What follows belongs to an exercise in optimizing a design on an open flow for small area, a short achievable clock period and few clock cycles; a production flow would make more cautious choices. RTL that was checked went through simulation tests only; none was proved equivalent to the original. Not every run is shown, and edits may drop behaviour that the tests do not exercise. The RTL of run 5 was laid out without a check of its function.

## flow/design.v in outline (module list and top-level ports)
// module matrix_mult_pipelined_10: 2585 lines
// module mm10_fa: 4 lines
module matrix_mult_pipelined_10 #(parameter DATA_WIDTH = 8)(
    input clk,
    input rst,
    input in_valid,
    input [7:0] in_data,
    output reg in_ready,
    output reg out_valid,
    output reg [2*DATA_WIDTH-1:0] out_data
);
  // ...
==> flow/flow/run.sh <==
#!/bin/bash
# Standard layout (standard.sh: unchanged synthesis and steps), with
# repair_timing asked to keep a larger setup slack than the default, so the
# resizer also speeds up paths that already meet the 10 ns clock.
bash standard.sh SETUP_SLACK_MARGIN=6.95 finish > standard.log 2>&1
==> flow/standard.sh <==
#!/bin/bash
# synth_recipe.tcl (not shown) runs the flow's synth.tcl, then flattens the netlist and writes it again
# the make line also repeats each setting of config.mk as NAME=value (left out here)
make -C /OpenROAD-flow-scripts/flow DESIGN_CONFIG=/design/flow/config.mk WORK_HOME=/design/flow/orfs CLKGATE_MAP_FILE= SYNTH_SCRIPT=/design/flow/synth_recipe.tcl "${@:-finish}"
==> flow/config.mk <==
export PLATFORM = sky130hd
export DESIGN_NAME = matrix_mult_pipelined_10
export DESIGN_NICKNAME = matrix_mult_pipelined_10
export VERILOG_FILES = /design/flow/design.v
export SDC_FILE = /design/flow/constraint.sdc
export NUM_CORES = 4
export LEC_CHECK = 0
export CAP_MARGIN = 20
export CORE_MARGIN = 2
export CORE_UTILIZATION = 65
export CTS_CLUSTER_DIAMETER = 100
export CTS_CLUSTER_SIZE = 28
export PLACE_DENSITY = 0.68
export SLEW_MARGIN = 20
export SYNTH_HIERARCHICAL = 1
export SYNTH_MINIMUM_KEEP_SIZE = 0
==> flow/constraint.sdc <==
create_clock -name core_clock -period 10.0 [get_ports {clk}]
set_input_delay 2.0000 -clock core_clock [delete_from_list [all_inputs] [get_ports {clk}]]
set_output_delay 2.0000 -clock core_clock [all_outputs]
set_load 0.01 [all_outputs]
==> run_1/power_grid.png <==
Pins as bars on the die edge.
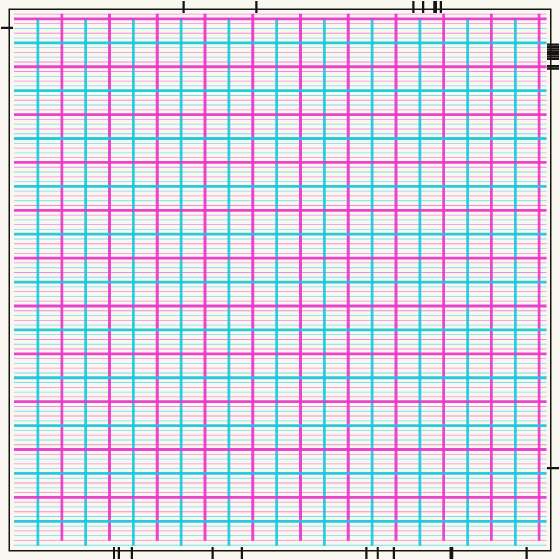
[VSS] cyan
[VDD] magenta
met4 straps: 22
rows: 111
core region area: 91390 um^2
Die Wd: 307.0 um
Die H: 307.0 um

==> run_1/placement_by_type.png <==
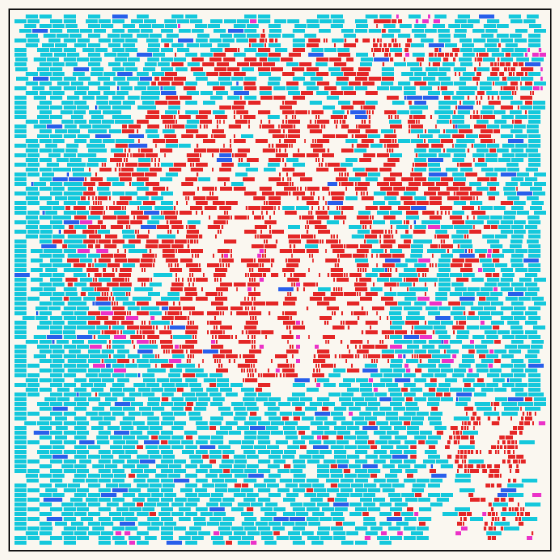
[flops] cyan | cells: 2020
[other buffers and delay cells] magenta | cells: 85
[combinational and other logic] red | cells: 1670
[clock drivers and dummy loads] blue | cells: 122
fin util: 70.04%
post-route cell area: 64010 um^2

==> run_1/clk_routes.png <==
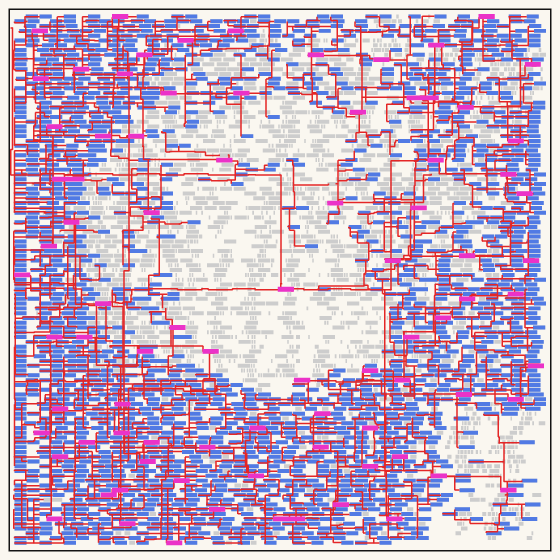
[clock wires] red | length: 17500 um
[flip-flops] blue | count: 2020
[clock drivers] magenta | count: 84
flops lie: all over the die
skew final: 0.04140 ns

==> run_1/placement.png <==
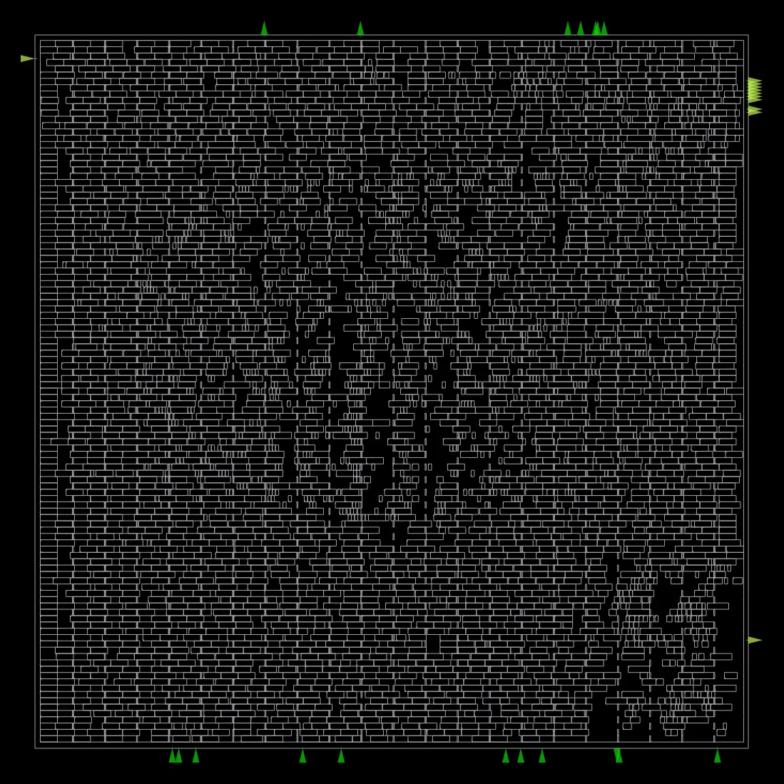
Rows: 111
Seq/total area: 64.80%
# fillers: 5826
FF+latch count: 2020
n_taps: 1186

==> results.py, run 1 <==
metrics = {
    "status": {
        "outcome": "timing/DRC/antenna clean",
    },
    "synthesis": {
        "synth_cell_type_count": 57,
        "synth_nets": 4511,
        "netlist_area_um2": 59670,
        "async_reset_ff_share_pct": 1.436,
        "synth_ff_type": "dfxtp_1",
        "synth.most_common_cell": "dfxtp_1",
        "ys_ff_latch": 2020,
        "synth_top_area_share_pct": 64.11,
        "ys_seq_area_share_pct": 69.36,
        "synth_edf_count": 80,
        "netlist.top_cell.by_area": "dfxtp_1",
        "syn_avg_cell_area_um2": 15.43,
        "synthCells": 3868,
        "synth_area_leaders": "dfxtp_1 (64%), fa_1 (20%), nand2_1 (4.1%), edfxtp_1 (4.0%), mux2_2 (1.7%)",
        "yosys-top-cells-count": "dfxtp_1 (1911), nand2_1 (649), fa_1 (593)",
        "yosysWarnings": 10,
    },
    "placement": {
        "port_buffers": 28,
        "post-dp-hpwl_mm": 86.65,
        "gp_congestion": 0.8965,
    },
    "setup_path": {
        "endpoint_kind": "register",
        "critical_path_required_ns": 10.59,
        "cp_cell_sequence": "fa_1 > fa_1 > fa_1 > fa_2 > xnor2_2 > xnor2_2 > xnor2_1 > xnor2_1",
        "slowest_stage": "fa_1",
        "reg2reg_depth": 8,
        "max_stage_delay_ns": 0.60,
        "crit_arrival_ns": 3.85,
        "r2r_slack_ns": 6.73,
        "crit_path_start_kind": "register",
        "critPathMostFrequentCell": "fa_1",
        "path_class": "register to register",
        "crit_fanout": 1,
    },
    "flow_run": {
        "maxCapViolCount": 0,
    },
    "detailed_routing": {
        "first_iter_violations": 1810,
        "viasPerCell": 5.178,
        "drc": 0,
        "wirelength_mm": 121.2,
        "drtAntennaViolNets": 0,
        "first_pass_iters": 5,
        "routedWlPerCell_um": 23.84,
        "vias": 26327,
    },
    "clocking": {
        "clkLatencyLatePin_ns": 0.73,
        "cts_num_sinks": 2020,
        "cts.htree.levels": 3,
        "cts-buffers-inserted": 84,
        "clk_pin_slew_ns": 0.11,
        "cts_tree": "built",
        "cts_buffer_depth": 3,
        "cts_root_buf": "clkbuf_16",
        "postCtsHoldBufs": 0,
    },
    "cells_and_area": {
        "drive_gt1_share_pct": 9.366,
        "layout.nets": 4504,
        "multi_input_area_um2": 17320,
        "seq_area_um2": 41480,
        "area_growth_pct": 7.263,
    },
    "sta": {
        "slew_headroom_pct": 24.75,
        "drv_slew": 0,
        "finalSetupViolCount": 0,
        "fin_crit_sh_pct": 32.65,
        "worstMarginPinSlew_ns": 1.125,
        "finalHoldViolCount": 0,
        "rsz0062_at_grt": "yes",
        "max_freq_ghz": 0.3063,
        "fin_setup_tns_ns": 0,
        "whs_ns": 0.3148,
        "layout_min_cycle_time_ns": 3.265,
    },
    "floorplan": {
        "ios": 29,
        "die_area_um2": 94240,
        "start_util_pct": 65.30,
    },
    "grt": {
        "track_usage_pct": 26.25,
        "grt-ovfl-total": 0,
        "antenna_found_initial": 2,
        "grt_first_pass_wirelength_mm": 178.6,
        "grt_start_max_net_pins": 56,
        "grt_pass1_vias": 28691,
    },
    "hold_path": {
        "min_path_type": "register to register",
        "min_delay_path_depth": 0,
    },
}
Testbench counts for the RTL of run 1, summed over its fixed seeds: cycles 10,360.
run 1: cells in the final DEF (no fill, tap or decap), types with 23 or more instances in the layout:
cell,count
ha_1,39
clkbuf_1,23
clkbuf_16,85
dfxtp_1,1841
edfxtp_1,80
xnor2_1,33
buf_4,38
dfxtp_2,70
fa_1,585
dfrtp_1,25
mux2_2,88
inv_1,92
nand2_1,649
run 1: logic make-up after synthesis:
| group | Yosys count | synth area share, % |
|---|---|---|
| compound gates | 66 | 0.7779 |
| buf+inv | 270 | 1.722 |
| flops | 2020 | 69.36 |
| xor+xnor | 47 | 0.7024 |
| fa+ha+maj | 632 | 20.71 |
| simple gates | 739 | 4.961 |
| mux | 94 | 1.761 |
run 1: routing by layer:
| metal | global-route usage, % | part of all wire, % | vias to the layer above | wire [um] |
|---|---|---|---|---|
| li1 | - | - | 11771 | - |
| met1 | 35.63 | 42 | 13477 | 51100 |
| met2 | 43.03 | 48 | 867 | 58450 |
| met4 | 10.90 | 4.5 | 0 | 5467 |
| met3 | 3.784 | 5.1 | 212 | 6173 |
| met5 | 0 | 0 | - | 0 |
run 1: metrics by stage:
step                      util (%)  instance area, um^2  std cells  setup WS [ns]
after floorplan                  -                59670       3868          7.081
after global placement       66.62                60880       4920          6.319
after detailed placement     66.64                60900       4921          6.412
after CTS                    69.49                63500       5052          6.725
after global routing         70.04                64000       5083          6.724
final                        70.04                64010       5084          6.735
run 1: worst max-delay path: cells and delay by family (launching register included):
kind | cells | cell delay (ns)
XOR/XNOR | 4 | 0.84
adder cells (fa/ha/maj) | 4 | 1.94
flip-flops | 1 | 0.34
run 1: cell type report:
cell class              count  area share (%)
repair buffers             85           1.407
inverters                  92          0.5395
well taps                1186           2.318
flip-flops and latches   2020           64.80
clock buffers             108           3.458
clock inverters            14          0.4125
diodes                      1        0.003910
multi-input cells        1578           27.06
run 1: timing repair:
| item | in CTS | in global routing |
|---|---|---|
| pin swaps | 51 | 41 |
| setup endpoints to repair | 136 | 114 |
| gates resized for setup | 146 | 23 |
| buffers inserted | 9 | 31 |
==> run 2, diff against run 1 <==
--- a/flow/config.mk
+++ b/flow/config.mk
@@ -11,5 +11,5 @@
 export CTS_CLUSTER_DIAMETER = 100
 export CTS_CLUSTER_SIZE = 28
-export PLACE_DENSITY = 0.68
+export PLACE_DENSITY = 0.82
 export SLEW_MARGIN = 20
 export SYNTH_HIERARCHICAL = 1
==> run 2 against run 1 <==
Net effect: core utilization decreased by 0.31 points; register-to-register slack improved by 0.21 ns; cell count decreased by 0.33%; critical path depth decreased by 7; synthesized cell count unchanged; critical endpoint is now out_valid; largest cell class unchanged.
==> results.py, run 2 <==
metrics = {
    "status": {
        "outcome": "timing/DRC/antenna clean",
    },
    "grt": {
        "met2_usage_pct": 42.31,
        "grt_pass1_vias": 28652,
        "grt_first_pass_wirelength_mm": 174.7,
        "grt_start_max_net_pins": 56,
        "antenna_found_initial": 5,
        "grt-busiest-layer": "met2",
        "track_usage_pct": 25.62,
        "gr-usage-met3_pct": 4.824,
        "grt-ovfl-total": 0,
    },
    "detailed_routing": {
        "first_pass_iters": 6,
        "drc": 0,
        "viasPerCell": 5.262,
        "drtAntennaViolNets": 0,
        "first_iter_violations": 2322,
    },
    "floorplan": {
        "die_area_um2": 94240,
        "fp.coreArea_um2": 91390,
        "ios": 29,
        "rows": 111,
        "start_util_pct": 65.30,
        "die-width_um": 307.0,
    },
    "setup_path": {
        "cp_num_buf_inv": 1,
        "crit_arrival_ns": 1.18,
        "cp_cell_sequence": "buf_2",
        "r2r_slack_ns": 6.94,
        "reg2reg_depth": 8,
        "crit_family": "flip-flops",
        "crit_fanout": 1,
        "slowest_stage": "dfrtp_1",
        "path_class": "register to output port",
        "path_depth": 1,
        "max_stage_delay_ns": 0.37,
        "endpoint_kind": "output port",
    },
    "synthesis": {
        "synth_cell_type_count": 57,
        "netlist_area_um2": 59670,
        "yosysWarnings": 10,
        "synth.most_common_cell": "dfxtp_1",
        "yosys-top-cells-count": "dfxtp_1 (1911), nand2_1 (649), fa_1 (593)",
        "netlist.top_cell.by_area": "dfxtp_1",
        "ys_seq_area_share_pct": 69.36,
        "synth_ff_type": "dfxtp_1",
        "ys_ff_latch": 2020,
        "synth_edf_count": 80,
        "syn_avg_cell_area_um2": 15.43,
        "synthCells": 3868,
        "async_reset_ff_share_pct": 1.436,
    },
    "placement": {
        "placed_cells": 4911,
        "post-place-ws_ns": 6.459,
        "port_buffers": 28,
        "post-dp-hpwl_mm": 82.36,
        "dpl-instance-area_um2": 60820,
    },
    "sta": {
        "slew_headroom_pct": 33.15,
        "setup_ws_ns": 6.820,
        "layout_min_cycle_time_ns": 3.181,
        "drv_slew": 0,
        "whs_ns": 0.3126,
        "worstMarginPinSlew_ns": 1.001,
        "max_freq_ghz": 0.3144,
        "finalHoldViolCount": 0,
        "fin_setup_tns_ns": 0,
        "fin_skew_ns": 0.02773,
        "rsz0062_at_grt": "yes",
        "fin_crit_sh_pct": 31.81,
        "finalSetupViolCount": 0,
    },
    "hold_path": {
        "min_path_type": "register to register",
        "min_delay_path_depth": 0,
    },
    "cells_and_area": {
        "area_growth_pct": 6.796,
        "final_common_cell": "dfxtp_1",
        "final_cell_mix": "dfxtp_1 (1842), nand2_1 (649), fa_1 (584)",
        "layout.nets": 4492,
        "drive_gt1_share_pct": 9.021,
    },
    "clocking": {
        "cts_buffer_depth": 3,
        "cts.htree.levels": 3,
        "cts_root_buf": "clkbuf_16",
        "cts-buffers-inserted": 82,
        "clk_pin_slew_ns": 0.11,
        "cts_tree": "built",
        "postCtsHoldBufs": 0,
        "cts_num_sinks": 2020,
    },
    "flow_run": {
        "maxCapViolCount": 0,
    },
}
## run 2: cell counts after synthesis
No cell type changed its count.
## run 2: logic make-up after synthesis
logic type	after synthesis	synth area share, %
multiplexers	94	1.761
AO/OA/AOI/OAI	66	0.7779
adder cells (fa/ha/maj)	632	20.71
XOR/XNOR	47	0.7024
buffers and inverters	270	1.722
AND/OR/NAND/NOR	739	4.961
flip-flops	2020	69.36
## run 2: timing repair
action | 4_1_cts | 5_1_grt
endpoints found under the setup margin | 143 | 125
pin swaps | 42 | 68
buffers inserted | 10 | 30
gates resized for setup | 129 | 45
endpoints found under the hold margin | 0 | 0
## run 2: per-layer routing
layer	vias up	routed length, um	part of all wire, %
li1	11746	-	-
met1	13509	46310	39
met4	0	6271	5.3
met5	-	0	0
met3	261	8210	7.0
met2	1147	57300	49
## run 2: cell type report
class	instances	area, um^2	share of cell area, %
timing repair buffer	75	743.2	1.166
multi-input combinational	1578	17340	27.21
inverter	92	345.3	0.5419
antenna	1	2.502	0.003927
sequential	2020	41490	65.10
clock buffer	108	2181	3.422
tap	1186	1484	2.329
clock inverter	7	141.4	0.2219
## run 2: per-stage QoR
| stage | util [%] |
|---|---|
| finish | 69.73 |
| global route | 69.73 |
| CTS | 69.24 |
| detailed placement | 66.55 |
| global placement | 66.55 |
| floorplan | - |
==> run_2/placement.png <==
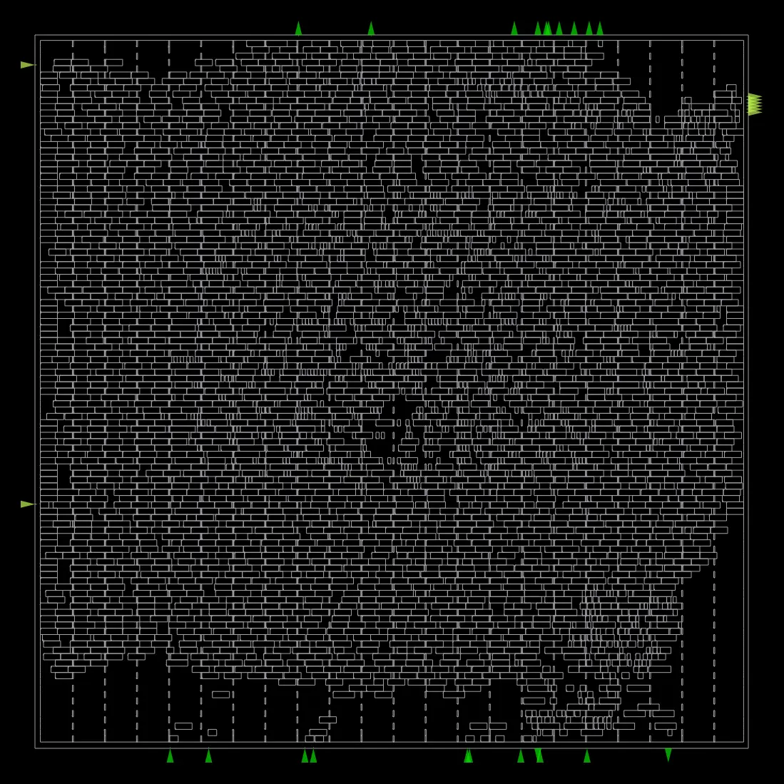
# fillers: 5690
Finished Layout Cells: 5067
Seq/total area: 65.10%

==> run_2/layout.png <==
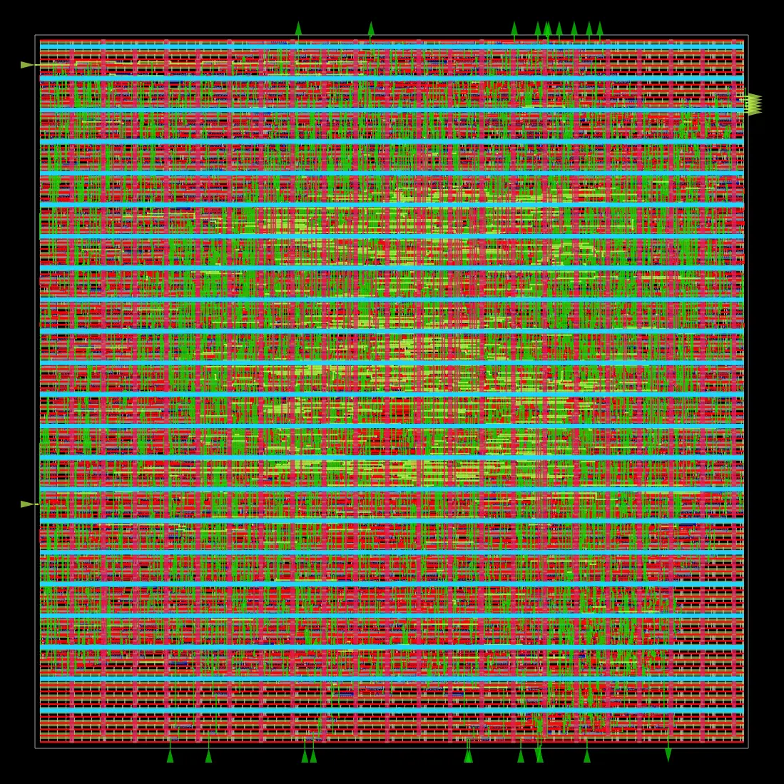
fin util: 69.73%
routed wire length: 118.1 mm

==> run_2/power_grid.png <==
Pins as bars on the die edge.
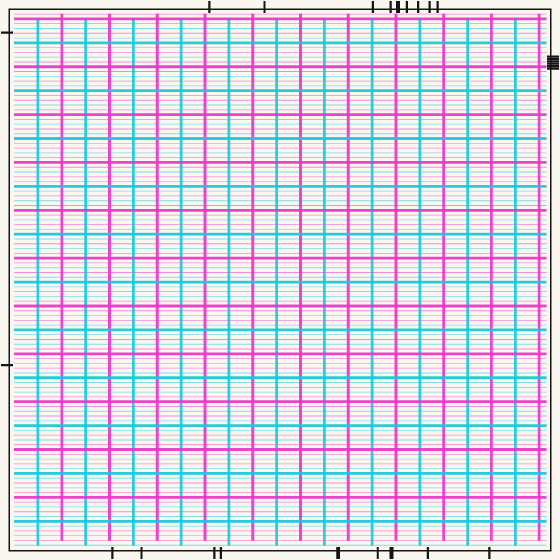
[VSS] cyan
[VDD] magenta
met1 rails: 112
rows: 111

==> run 3, diff against run 2 <==
--- a/flow/config.mk
+++ b/flow/config.mk
@@ -11,5 +11,5 @@
 export CTS_CLUSTER_DIAMETER = 100
 export CTS_CLUSTER_SIZE = 28
-export PLACE_DENSITY = 0.82
+export PLACE_DENSITY = 0.75
 export SLEW_MARGIN = 20
 export SYNTH_HIERARCHICAL = 1
==> run 3 against run 2 <==
Net effect: flip-flop and latch count did not move; clock skew increased by 0.0014 ns; synthesized cell count unchanged; worst setup slack improved by 0.020 ns; cell area decreased by 0.16%; register-to-register slack gained 0.02 ns; worst hold slack lost 0.00097 ns; critical path depth did not move; wire length shrank 4.1%; cell count is essentially flat; sequential share of layout area grew 0.11 points; core utilization fell by 0.11 points.
==> results.py, run 3 <==
metrics = {
    "synthesis": {
        "yosysWarnings": 10,
        "ys_ff_latch": 2020,
        "yosys-top-cells-count": "dfxtp_1 (1911), nand2_1 (649), fa_1 (593)",
        "synth_nets": 4511,
        "synth_top_area_share_pct": 64.11,
        "netlist_area_um2": 59670,
        "synth_ff_type": "dfxtp_1",
        "async_reset_ff_share_pct": 1.436,
        "syn_avg_cell_area_um2": 15.43,
        "synth_area_leaders": "dfxtp_1 (64%), fa_1 (20%), nand2_1 (4.1%), edfxtp_1 (4.0%), mux2_2 (1.7%)",
        "synthCells": 3868,
        "synth_cell_type_count": 57,
        "netlist.top_cell.by_area": "dfxtp_1",
        "ys_seq_area_share_pct": 69.36,
        "synth.most_common_cell": "dfxtp_1",
    },
    "clocking": {
        "clkLatencyLatePin_ns": 0.69,
        "cts_num_sinks": 2020,
        "postCtsHoldBufs": 0,
        "clk_pin_slew_ns": 0.10,
        "cts_tree": "built",
        "cts-buffers-inserted": 82,
        "cts_root_buf": "clkbuf_16",
        "cts.htree.levels": 3,
    },
    "placement": {
        "gp_congestion": 0.9374,
        "placed_cells": 4912,
        "post-dp-hpwl_mm": 81.00,
        "post-place-ws_ns": 6.414,
        "port_buffers": 28,
    },
    "detailed_routing": {
        "first_pass_iters": 5,
        "drc": 0,
        "drtAntennaViolNets": 0,
        "first_iter_violations": 2175,
    },
    "setup_path": {
        "crit_arrival_ns": 1.16,
        "crit_fanout": 1,
        "critical_path_required_ns": 8.00,
        "crit_family": "flip-flops",
        "crit_path_start_kind": "register",
        "r2r_slack_ns": 6.96,
        "cp_cell_sequence": "buf_2",
        "max_stage_delay_ns": 0.36,
        "slowest_stage": "dfrtp_1",
        "endpoint_kind": "output port",
        "path_class": "register to output port",
        "cp_num_buf_inv": 1,
        "reg2reg_depth": 5,
        "path_depth": 1,
    },
    "cells_and_area": {
        "layout.nets": 4484,
        "drive_gt1_share_pct": 8.826,
        "area_growth_pct": 6.622,
        "final_common_cell": "dfxtp_1",
        "stdcell_count": 5062,
        "nFillCells": 5866,
    },
    "floorplan": {
        "die-width_um": 307.0,
        "ios": 29,
        "die_area_um2": 94240,
        "rows": 111,
        "fp.coreArea_um2": 91390,
        "die_h_um": 307.0,
        "start_util_pct": 65.30,
    },
    "sta": {
        "fin_crit_sh_pct": 31.61,
        "setup_ws_ns": 6.839,
        "finalHoldViolCount": 0,
        "rsz0062_at_grt": "yes",
        "worstMarginPinSlew_ns": 0.9995,
        "slew_headroom_pct": 33.28,
        "max_freq_ghz": 0.3164,
        "fin_setup_tns_ns": 0,
        "layout_min_cycle_time_ns": 3.161,
        "finalSetupViolCount": 0,
    },
    "status": {
        "outcome": "timing/DRC/antenna clean",
    },
    "hold_path": {
        "min_path_type": "register to register",
        "min_delay_path_depth": 0,
    },
    "flow_run": {
        "maxCapViolCount": 0,
    },
    "grt": {
        "grt_first_pass_wirelength_mm": 170.0,
        "antenna_found_initial": 2,
        "grt_start_max_net_pins": 60,
        "grt-ovfl-total": 0,
    },
}
==> run 3: kinds of logic after synthesis <==
logic type / share of synthesized area [%]
buf+inv: 1.722
compound gates: 0.7779
mux: 1.761
simple gates: 4.961
fa+ha+maj: 20.71
xor+xnor: 0.7024
flops: 69.36
==> run 3: layout make-up <==
cell class | count | area [um^2] | share of cell area (%)
Tap cell | 1186 | 1484 | 2.332
Clock buffer | 108 | 2150 | 3.379
Clock inverter | 10 | 147.6 | 0.2321
Antenna cell | 1 | 2.502 | 0.003933
Sequential cell | 2020 | 41490 | 65.21
Multi-Input combinational cell | 1578 | 17310 | 27.21
Inverter | 92 | 345.3 | 0.5428
Timing Repair Buffer | 67 | 689.4 | 1.084
==> run 3: stage by stage <==
stage                     hold WS (ns)  area, um^2  utilization, %
final                           0.3116       63620           69.62
after global routing            0.3255       63620           69.62
after CTS                       0.3117       63210           69.17
after detailed placement        0.3121       60830           66.56
after global placement          0.3095       60820           66.55
after floorplan                 0.3096       59670               -
==> run 3: routing by layer <==
| layer | global-route usage, % | vias to the layer above | share of wire, % |
|---|---|---|---|
| li1 | - | 11720 | - |
| met1 | 33.49 | 13240 | 41 |
| met3 | 4.052 | 224 | 6.2 |
| met5 | 0 | - | 0 |
| met2 | 39.80 | 982 | 47 |
| met4 | 12.09 | 0 | 5.5 |
==> run 3: timing repair <==
action | CTS | global route
setup endpoints to repair | 136 | 125
gates resized for setup | 133 | 39
setup buffers | 4 | 27
pin swaps | 46 | 51
==> run_3/placement.png <==
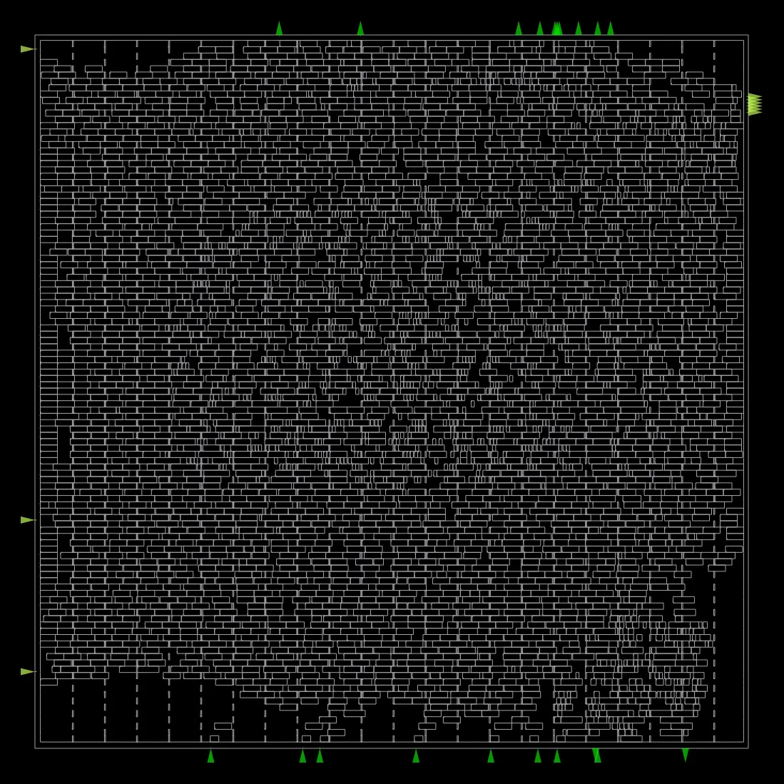
Seq/total area: 65.21%
fin util: 69.62%

==> run_3/placement_by_type.png <==
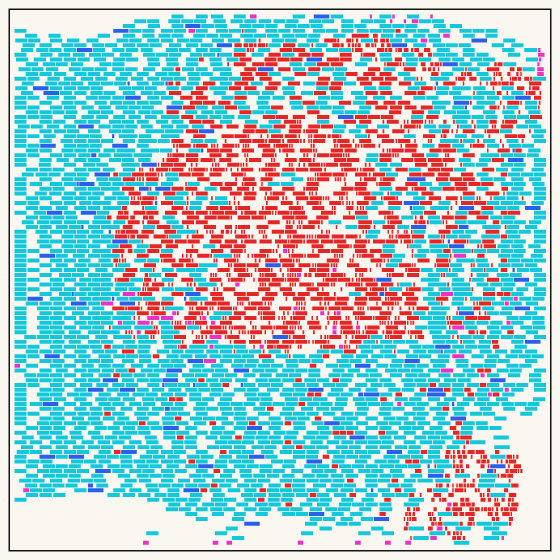
[flops] cyan | cells: 2020
[other buffers and delay cells] magenta | cells: 67
[clock drivers and dummy loads] blue | cells: 118
[combinational and other logic] red | cells: 1670
post-route cell area: 63620 um^2

==> run_3/wires.png <==
The bar under the picture is 100 um long.
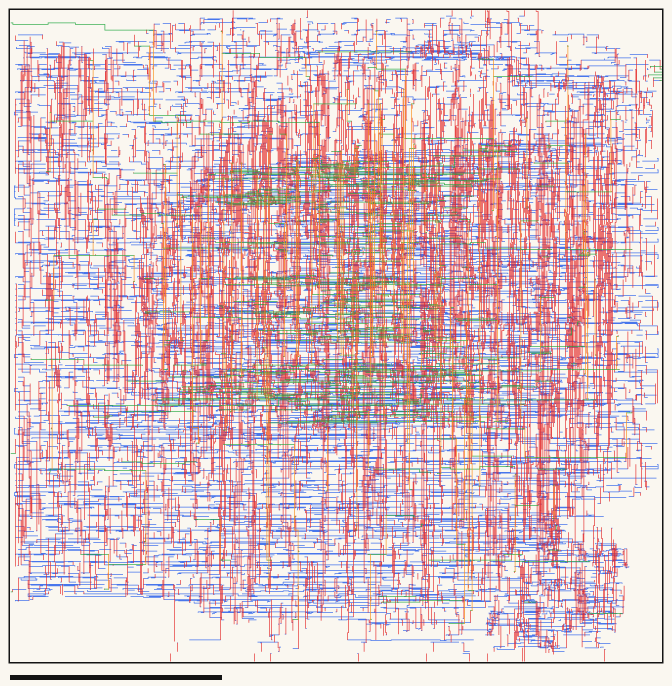
[metal 1] blue | wire length: 46.8 mm
[metal 4] orange | wire length: 6210 um
[metal 3] green | wire length: 7040 um
[metal 2] red | wire length: 53.2 mm
DR WL/cell: 22.37 um
GRT Resource Usage Total: 24.84%
vias post-DR: 26166
routed wire length: 113.2 mm

==> run 4, diff against run 3 <==
==> flow/flow/run.sh (replaced) <==
#!/bin/bash
# Standard layout (standard.sh: unchanged synthesis and steps), with
# repair_timing asked to keep a larger setup slack than the default, so the
# resizer also speeds up paths that already meet the 10 ns clock.
bash standard.sh SETUP_SLACK_MARGIN=7.1 finish > standard.log 2>&1
==> run 4 against run 3 <==
Net effect: global-route usage rose by 0.41 points; via count grew 1.4%; flip-flop and latch count stayed put; critical endpoint unchanged; critical path depth is the same; worst hold slack gained 0.0022 ns; count of clock-buffer cells in the layout grew 1; synthesized cell count stayed put; largest cell class unchanged.
==> results.py, run 4 <==
metrics = {
    "status": {
        "outcome": "timing/DRC/antenna clean",
    },
    "placement": {
        "post-place-ws_ns": 6.431,
        "dpl-instance-area_um2": 60820,
        "port_buffers": 28,
        "gp_congestion": 0.9251,
        "placed_cells": 4911,
        "post-dp-hpwl_mm": 81.68,
    },
    "sta": {
        "fin_setup_tns_ns": 0,
        "max_freq_ghz": 0.3133,
        "drv_slew": 0,
        "fin_crit_sh_pct": 31.92,
        "worstMarginPinSlew_ns": 1.076,
        "setup_ws_ns": 6.808,
        "layout_min_cycle_time_ns": 3.192,
        "rsz0062_at_grt": "yes",
        "fin_skew_ns": 0.02748,
        "slew_headroom_pct": 27.95,
        "finalHoldViolCount": 0,
        "finalSetupViolCount": 0,
    },
    "detailed_routing": {
        "vias": 26525,
        "first_iter_violations": 2318,
        "drc": 0,
        "viasPerCell": 5.168,
        "first_pass_iters": 7,
        "drtAntennaViolNets": 0,
        "routedWlPerCell_um": 22.60,
    },
    "synthesis": {
        "yosys-top-cells-count": "dfxtp_1 (1911), nand2_1 (649), fa_1 (593)",
        "synth_cell_type_count": 57,
        "yosysWarnings": 10,
        "synth_top_area_share_pct": 64.11,
        "synth.most_common_cell": "dfxtp_1",
        "synth_area_leaders": "dfxtp_1 (64%), fa_1 (20%), nand2_1 (4.1%), edfxtp_1 (4.0%), mux2_2 (1.7%)",
        "netlist_area_um2": 59670,
        "syn_avg_cell_area_um2": 15.43,
        "netlist.top_cell.by_area": "dfxtp_1",
        "synth_nets": 4511,
        "synthCells": 3868,
        "ys_seq_area_share_pct": 69.36,
        "synth_ff_type": "dfxtp_1",
        "synth_edf_count": 80,
        "async_reset_ff_share_pct": 1.436,
        "ys_ff_latch": 2020,
    },
    "setup_path": {
        "slowest_stage": "dfrtp_1",
        "r2r_slack_ns": 6.84,
        "crit_family": "flip-flops",
        "crit_arrival_ns": 1.19,
        "cp_cell_sequence": "buf_2",
        "reg2reg_depth": 8,
        "endpoint_kind": "output port",
        "path_depth": 1,
        "critical_path_required_ns": 8.00,
        "crit_path_start_kind": "register",
        "max_stage_delay_ns": 0.38,
        "path_class": "register to output port",
        "cp_num_buf_inv": 1,
        "crit_fanout": 1,
    },
    "clocking": {
        "cts_buffer_depth": 3,
        "cts-buffers-inserted": 82,
        "cts_root_buf": "clkbuf_16",
        "cts.htree.levels": 3,
        "clk_pin_slew_ns": 0.11,
        "cts_tree": "built",
        "cts_num_sinks": 2020,
        "clkLatencyLatePin_ns": 0.70,
    },
    "cells_and_area": {
        "seq_area_um2": 41620,
        "layout.nets": 4557,
        "nFillCells": 5778,
        "area_growth_pct": 8.379,
        "final_cell_mix": "dfxtp_1 (1805), nand2_1 (640), fa_1 (545)",
        "drive_gt1_share_pct": 12.95,
        "final_cell_area_um2": 64670,
        "final_common_cell": "dfxtp_1",
        "diodes": 0,
        "multi_input_area_um2": 17540,
    },
    "floorplan": {
        "die_area_um2": 94240,
        "rows": 111,
        "die_h_um": 307.0,
        "start_util_pct": 65.30,
        "fp.coreArea_um2": 91390,
        "die-width_um": 307.0,
    },
    "hold_path": {
        "min_path_type": "register to register",
        "min_delay_path_depth": 0,
    },
    "grt": {
        "grt_first_pass_wirelength_mm": 171.5,
        "track_usage_pct": 25.24,
        "grt_start_max_net_pins": 56,
        "antenna_found_initial": 6,
        "grt-ovfl-total": 0,
        "grt_pass1_vias": 27961,
    },
    "flow_run": {
        "maxCapViolCount": 0,
    },
}
run 4: cell count changes in the layout (fill, tap and decap cells not counted), moves of 7 or more:
| cell | previous run | this run |
|---|---|---|
| fa_2 | 8 | 48 |
| nand2_1 | 649 | 640 |
| dfxtp_4 | 4 | 39 |
| buf_4 | 27 | 87 |
| nand2_2 | 1 | 10 |
| dfxtp_1 | 1839 | 1805 |
| buf_12 | 12 | 19 |
| fa_1 | 585 | 545 |
run 4: cell type report:
type,instances,share of cell area [%]
flip-flops and latches,2020,64.36
multi-input cells,1579,27.12
clock buffers,109,3.395
well taps,1186,2.295
repair buffers,139,2.095
inverters,92,0.5340
clock inverters,8,0.2090
run 4: metrics by stage:
stage	hold WS [ns]
floorplan	0.3096
global placement	0.3095
detailed placement	0.3121
CTS	0.3229
global route	0.3240
finish	0.3138
run 4: worst register-to-register path: stages (launching register included):
cell and delay [ns]:
dfxtp_1 0.34, fa_1 0.52, fa_1 0.53, fa_1 0.50, fa_2 0.37, xnor2_2 0.18
xnor2_2 0.27, xnor2_2 0.13, xnor2_2 0.18
run 4: what timing repair did:
item / in CTS / in global routing
buffers inserted: 59 / 45
hold buffers: 0 / 0
endpoints found under the setup margin: 182 / 145
gates cloned: 0 / 1
gates resized for setup: 201 / 111
pin swaps: 91 / 81
run 4: cell families (layout without fill, tap and decap cells):
family                   after synthesis  in the layout  synth area share [%]
multiplexers                          94             94                 1.761
XOR/XNOR                              47             47                0.7024
buffers and inverters                270            348                 1.722
AO/OA/AOI/OAI                         66             67                0.7779
flip-flops                          2020           2020                 69.36
adder cells (fa/ha/maj)              632            632                 20.71
AND/OR/NAND/NOR                      739            739                 4.961
run 4: layer usage:
layer | vias up | share of wire [%] | track usage, %
li1 | 11895 | - | -
met1 | 13415 | 41 | 34.25
met2 | 984 | 48 | 40.81
met3 | 229 | 6.2 | 3.928
met4 | 2 | 5.2 | 11.31
met5 | - | 0.015 | 0
==> run_4/power_grid.png <==
Pins as bars on the die edge.
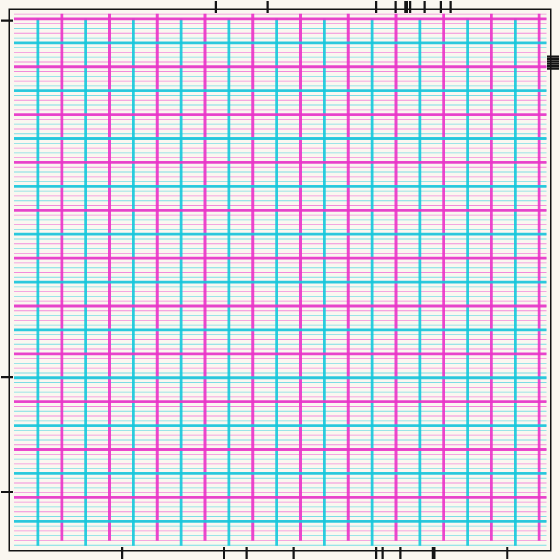
[VSS] cyan
[VDD] magenta
met4 straps: 22
met5 straps: 22

==> run_4/placement.png <==
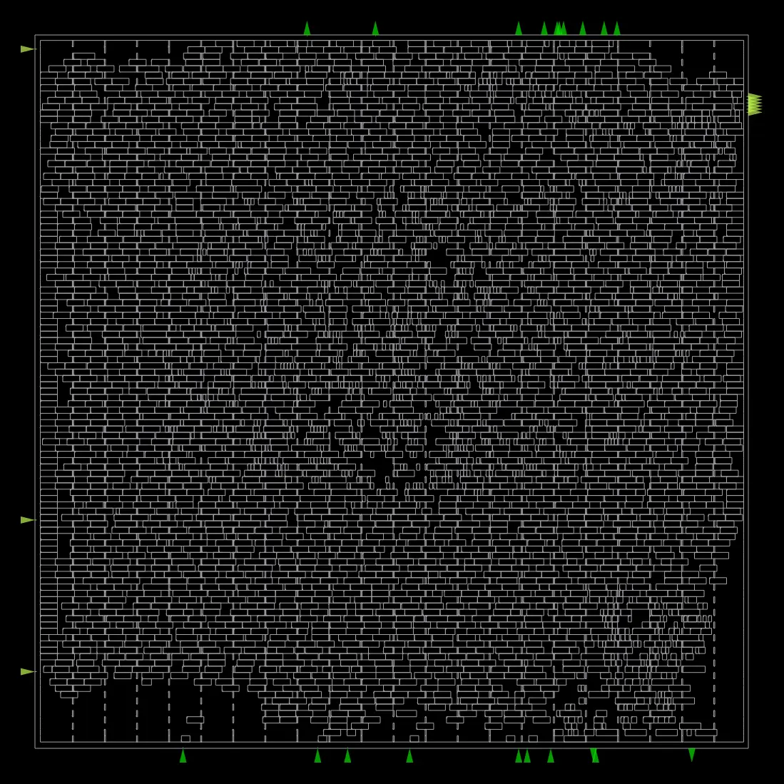
Seq/total area: 64.36%
Finished Layout Cells: 5133

==> run_4/layout.png <==
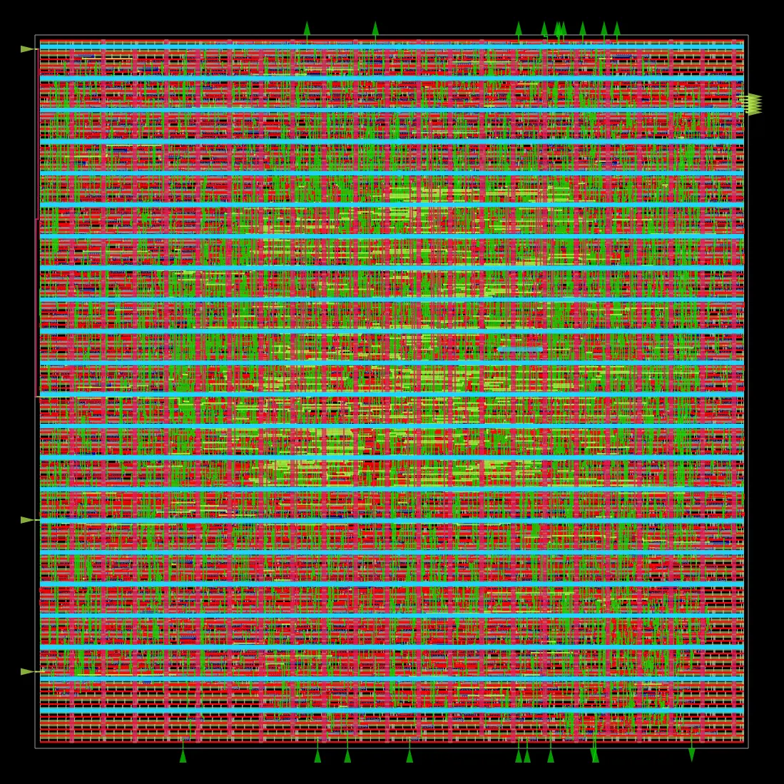
fin util: 70.77%
routed wire length: 116.0 mm
I/O pins: 29

==> run 5, diff against run 4 <==
--- a/flow/design.v
+++ b/flow/design.v
@@ -15,9 +15,7 @@
     reg       trl;             
     reg [3:0] e;               
-    reg       wr_a;            
-    reg       wr_b;            
-    reg       wr_last;         
-    reg [7:0] din_r;
     wire fire = in_valid & in_ready;
+    wire wr_a = fire & ~half;   
+    wire wr_b = fire & half;    
     wire ph_u9 = (ph_u == 4'd9);
     wire ph_t9 = (ph_t == 4'd9);
@@ -35,22 +33,17 @@
     wire row0_v = okc & ~lt_e;                                   
     wire cact_n  = (okc & ph_u9) | (cact & ~ph89);
-    wire idle_nf = ix0 & ~half & ~cact_n;           
+    wire idle_nf = ix0 & ~half & ~(cact & ~ph89);
     wire [3:0] p1_u = ph_u9 ? 4'd0 : ph_u + 4'd1;   
     wire [3:0] p1_t = ph_u9 ? (ph_t9 ? 4'd0 : ph_t + 4'd1) : ph_t;
-    wire       p1_u9 = (p1_u == 4'd9);
-    wire       p1_t9 = (p1_t == 4'd9);
-    wire [3:0] p2_u = p1_u9 ? 4'd0 : p1_u + 4'd1;   
-    wire [3:0] p2_t = p1_u9 ? (p1_t9 ? 4'd0 : p1_t + 4'd1) : p1_t;
-    wire aligned_nf = (p2_u == ix_u) & (p2_t == ix_t);
+    wire aligned_nf = (p1_u == ix_u) & (p1_t == ix_t);
     wire rdy_nf = idle_nf | aligned_nf;             
-    wire [3:0] pn_u = idle_nf ? 4'd9 : p1_u;        
-    wire [3:0] pn_t = idle_nf ? 4'd9 : p1_t;
+    wire [3:0] pn_u = idle_nf ? 4'd0 : p1_u;        
+    wire [3:0] pn_t = idle_nf ? 4'd0 : p1_t;
     wire [3:0] i1_u = ix_u9 ? 4'd0 : ix_u + 4'd1;   
     wire [3:0] i1_t = ix_u9 ? (ix_t9 ? 4'd0 : ix_t + 4'd1) : ix_t;
     wire       i1_h = (ix_u9 & ix_t9) ? ~half : half;
-    wire       last = half & ix_u9 & ix_t9;
     always @(posedge clk or posedge rst) begin
         if (rst) begin
-            ph_t <= 4'd9; ph_u <= 4'd9;
+            ph_t <= 4'd0; ph_u <= 4'd0;
             ix_t <= 4'd0; ix_u <= 4'd0;
             half <= 1'b0;
@@ -58,11 +51,7 @@
             trl <= 1'b0;
             e <= 4'd0;
-            wr_a <= 1'b0; wr_b <= 1'b0; wr_last <= 1'b0;
         end else begin
             ph_t <= fire ? p1_t : pn_t;
             ph_u <= fire ? p1_u : pn_u;
-            wr_a <= fire & ~half;
-            wr_b <= fire & half;
-            wr_last <= fire & last;
             if (fire) begin
                 ix_t <= i1_t; ix_u <= i1_u; half <= i1_h;
@@ -76,10 +65,9 @@
         end
     end
-    always @(posedge clk) din_r <= in_data;
     always @(posedge clk) in_ready <= fire | rdy_nf;
     reg [7:0] ra [0:99];
     always @(posedge clk) begin
         for (x = 99; x > 0; x = x - 1) ra[x] <= ra[x-1];
-        ra[0] <= wr_a ? din_r : ra[99];
+        ra[0] <= wr_a ? in_data : ra[99];
     end
     reg [7:0] rb [0:99];    
@@ -87,9 +75,9 @@
         for (k = 0; k < 10; k = k + 1) begin
             for (x = 9; x > 0; x = x - 1) rb[10*k+x] <= rb[10*k+x-1];
-            rb[10*k] <= (wr_b && ph_t == k) ? din_r : rb[10*k+9];
+            rb[10*k] <= (wr_b && ph_t == k) ? in_data : rb[10*k+9];
         end
     end
     reg [7:0] ah [0:9];
-    wire ld_row = (cact & (ph_u == 4'd0)) | start90;
+    wire ld_row = (cact & (ph_u == 4'd0)) | (ph_t9u0 & half);
     always @(posedge clk) begin
         if (ld_row)
==> flow/flow/run.sh (replaced) <==
#!/bin/bash
# Standard layout (standard.sh: unchanged synthesis and steps), with
# repair_timing asked to keep a larger setup slack than the default, so the
# resizer also speeds up paths that already meet the 10 ns clock.
bash standard.sh SETUP_SLACK_MARGIN=6.95 finish > standard.log 2>&1
==> run_5/clk_routes.png <==
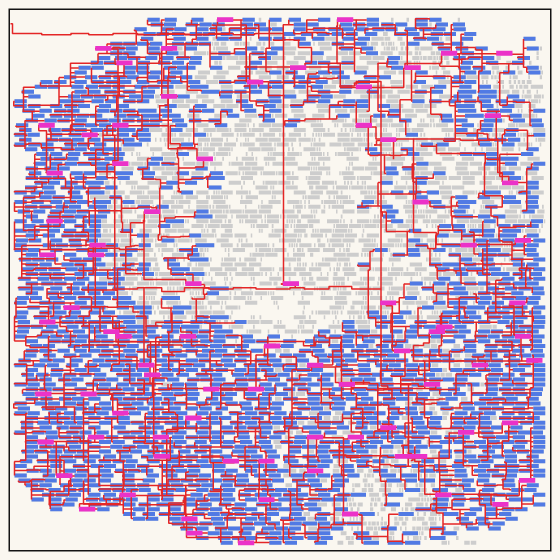
[flip-flops] blue | count: 2010
[clock drivers] magenta | count: 82
[clock wires] red | length: 16800 um
flops lie: all over the die
Worst-Skew Late Latency: 0.71 ns
skew final: 0.02616 ns

==> run_5/placement_by_type.png <==
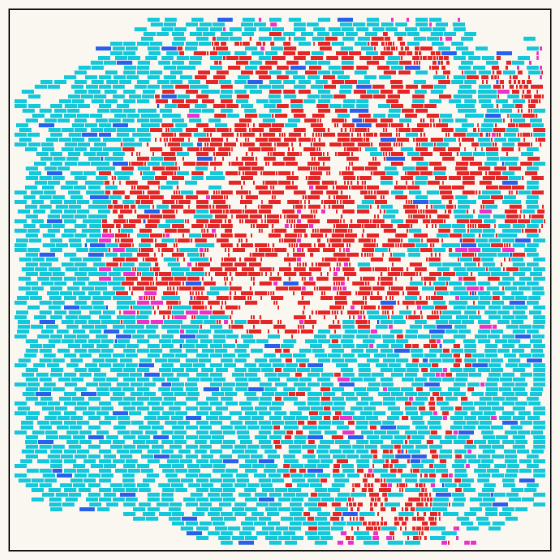
[other buffers and delay cells] magenta | cells: 110
[flops] cyan | cells: 2010
[clock drivers and dummy loads] blue | cells: 113
[combinational and other logic] red | cells: 1654
Rows: 110
Seq/total area: 64.68%

==> run_5/layout.png <==
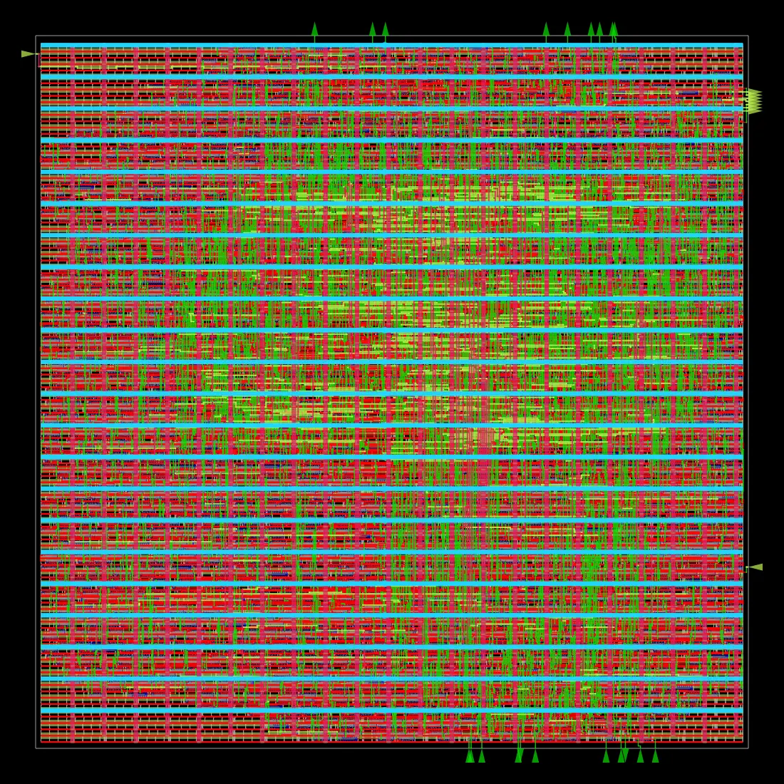
routed wire length: 113.6 mm
Finished Layout Cells: 5068
post-route cell area: 63830 um^2
fin util: 70.81%
Die H: 306.0 um

==> run 5 against run 4 <==
Net effect: synthesized cell count fell by 0.70%; synthesized area fell by 0.64%; first-iteration DRC count about the same; register-to-register slack improved by 0.11 ns; flip-flop and latch count shrank 10; cell count is 1.3% lower; critical path depth unchanged; cell area decreased by 1.3%; non-clock buffer count fell by 29.
==> results.py, run 5 <==
metrics = {
    "status": {
        "outcome": "timing/DRC/antenna clean",
    },
    "clocking": {
        "cts.htree.levels": 3,
        "cts-buffers-inserted": 82,
        "clk_pin_slew_ns": 0.10,
        "cts_buffer_depth": 3,
        "cts_tree": "built",
        "cts_root_buf": "clkbuf_16",
        "cts_num_sinks": 2010,
    },
    "setup_path": {
        "r2r_slack_ns": 6.95,
        "crit_fanout": 1,
        "max_stage_delay_ns": 0.38,
        "path_class": "register to output port",
        "crit_path_start_kind": "register",
        "reg2reg_depth": 5,
        "endpoint_kind": "output port",
        "path_depth": 1,
    },
    "sta": {
        "drv_slew": 0,
        "whs_ns": 0.3169,
        "fin_setup_tns_ns": 0,
        "rsz0062_at_grt": "yes",
        "fin_crit_sh_pct": 32.15,
        "slew_headroom_pct": 36.02,
        "max_freq_ghz": 0.3111,
        "layout_min_cycle_time_ns": 3.215,
        "finalHoldViolCount": 0,
    },
    "cells_and_area": {
        "seq_area_um2": 41290,
        "nFillCells": 5706,
        "drive_gt1_share_pct": 9.339,
        "multi_input_area_um2": 17260,
        "layout.nets": 4496,
        "final_cell_mix": "dfxtp_1 (1839), nand2_1 (648), fa_1 (588)",
        "area_growth_pct": 7.658,
        "final_common_cell": "dfxtp_1",
    },
    "synthesis": {
        "synth_compound_area_share_pct": 0.6289,
        "synth_top_area_share_pct": 64.25,
        "synth_mux_area_share_pct": 1.792,
        "synth.most_common_cell": "dfxtp_1",
        "syn_avg_cell_area_um2": 15.44,
        "netlist_area_um2": 59290,
        "synth_top_family_by_area": "adder cells",
        "synth_nets": 4479,
        "ys_ff_latch": 2010,
        "synth-simple-area-share_pct": 4.999,
        "synth_area_leaders": "dfxtp_1 (64%), fa_1 (20%), nand2_1 (4.1%), edfxtp_1 (4.1%), mux2_2 (1.5%)",
        "synth_ff_type": "dfxtp_1",
        "synthXorXnorAreaFrac_pct": 0.6795,
        "yosys-top-cells-count": "dfxtp_1 (1903), nand2_1 (651), fa_1 (593)",
        "synthCells": 3841,
        "synth_adder_area_share_pct": 20.74,
    },
    "detailed_routing": {
        "routedWlPerCell_um": 22.42,
        "drtAntennaViolNets": 0,
        "viasPerCell": 5.166,
        "vias": 26181,
        "drc": 0,
        "first_iter_violations": 2320,
    },
    "placement": {
        "gp_congestion": 0.9065,
        "post-dp-hpwl_mm": 81.67,
        "post-place-ws_ns": 5.715,
        "placed_cells": 4881,
    },
    "grt": {
        "grt_start_max_net_pins": 54,
        "grt_pass1_vias": 27812,
        "track_usage_pct": 25.13,
        "grt-ovfl-total": 0,
        "grt_first_pass_wirelength_mm": 170.8,
    },
    "floorplan": {
        "start_util_pct": 65.77,
    },
    "flow_run": {
        "maxCapViolCount": 0,
    },
}
[run 5: changes by cell type in the layout (fill, tap and decap cells not counted), moves of 9 or more]
cell / previous run / this run
buf_4: 87 / 55
fa_2: 48 / 5
fa_1: 545 / 588
mux2_4: 0 / 9
mux2_2: 88 / 72
dfxtp_4: 39 / 12
buf_6: 13 / 4
dfxtp_2: 67 / 52
dfxtp_1: 1805 / 1839
[run 5: area by class of cell]
cell class / count / area share, %
Antenna cell: 5 / 0.01960
Timing Repair Buffer: 110 / 1.805
Inverter: 88 / 0.5175
Multi-Input combinational cell: 1566 / 27.03
Tap cell: 1176 / 2.305
Clock inverter: 10 / 0.3019
Clock buffer: 103 / 3.338
Sequential cell: 2010 / 64.68
[run 5: repair_timing]
action / in CTS / in global routing
pin swaps: 32 / 47
gates cloned: 1 / 0
gates resized for setup: 140 / 29
setup endpoints to repair: 223 / 68
hold buffers: 0 / 0
setup buffers: 22 / 46
[run 5: logic make-up after synthesis]
kind of cell,count (synthesis)
fa+ha+maj,627
simple gates,741
mux,95
compound gates,56
buf+inv,266
xor+xnor,46
flops,2010
[run 5: metal layers]
metal / vias up / global-route usage [%] / share of wire (%)
li1: 11727 / - / -
met5: - / 0 / 0
met4: 0 / 11.27 / 4.9
met3: 236 / 4.839 / 7.5
met1: 13173 / 34.68 / 42
met2: 1045 / 39.29 / 46

## afterwards: timing with drivers on the ports
How much do the figures lean on ideal ports? The routed layouts below were timed once more, with nothing changed but the port constraints. Step 1: set_driving_cell puts a clkbuf_16 on clk and a buf_2 on each other input, an assumption about the parent block. Step 2 adds t to the input delays and takes it off the output delays; t is the mean of the earliest and latest rising clock arrival at the registers after step 1. Input paths then give back, and output paths get back, about the clock's delay inside the block. Three values: ideal, step 1, step 2; two values: the first two.
run	shift t [ns]	setup WS [ns]	worst register clock-pin slew, ns	worst slew at a driven data input, ns
run 1	0.782	6.735 / 6.710 / 6.411	0.12 / 0.12	0.03
run 2	0.761	6.820 / 6.747 / 6.469	0.12 / 0.12	0.05
run 3	0.744	6.839 / 6.771 / 6.410	0.11 / 0.11	0.03
run 4	0.756	6.808 / 6.739 / 6.720	0.12 / 0.12	0.04
run 5	0.772	6.785 / 6.713 / 6.271	0.12 / 0.12	0.05
After both steps every run listed still meets setup and hold. The setup slack of run 5, which loses most, moves by -0.072 ns with the drivers and by -0.514 ns with both steps.
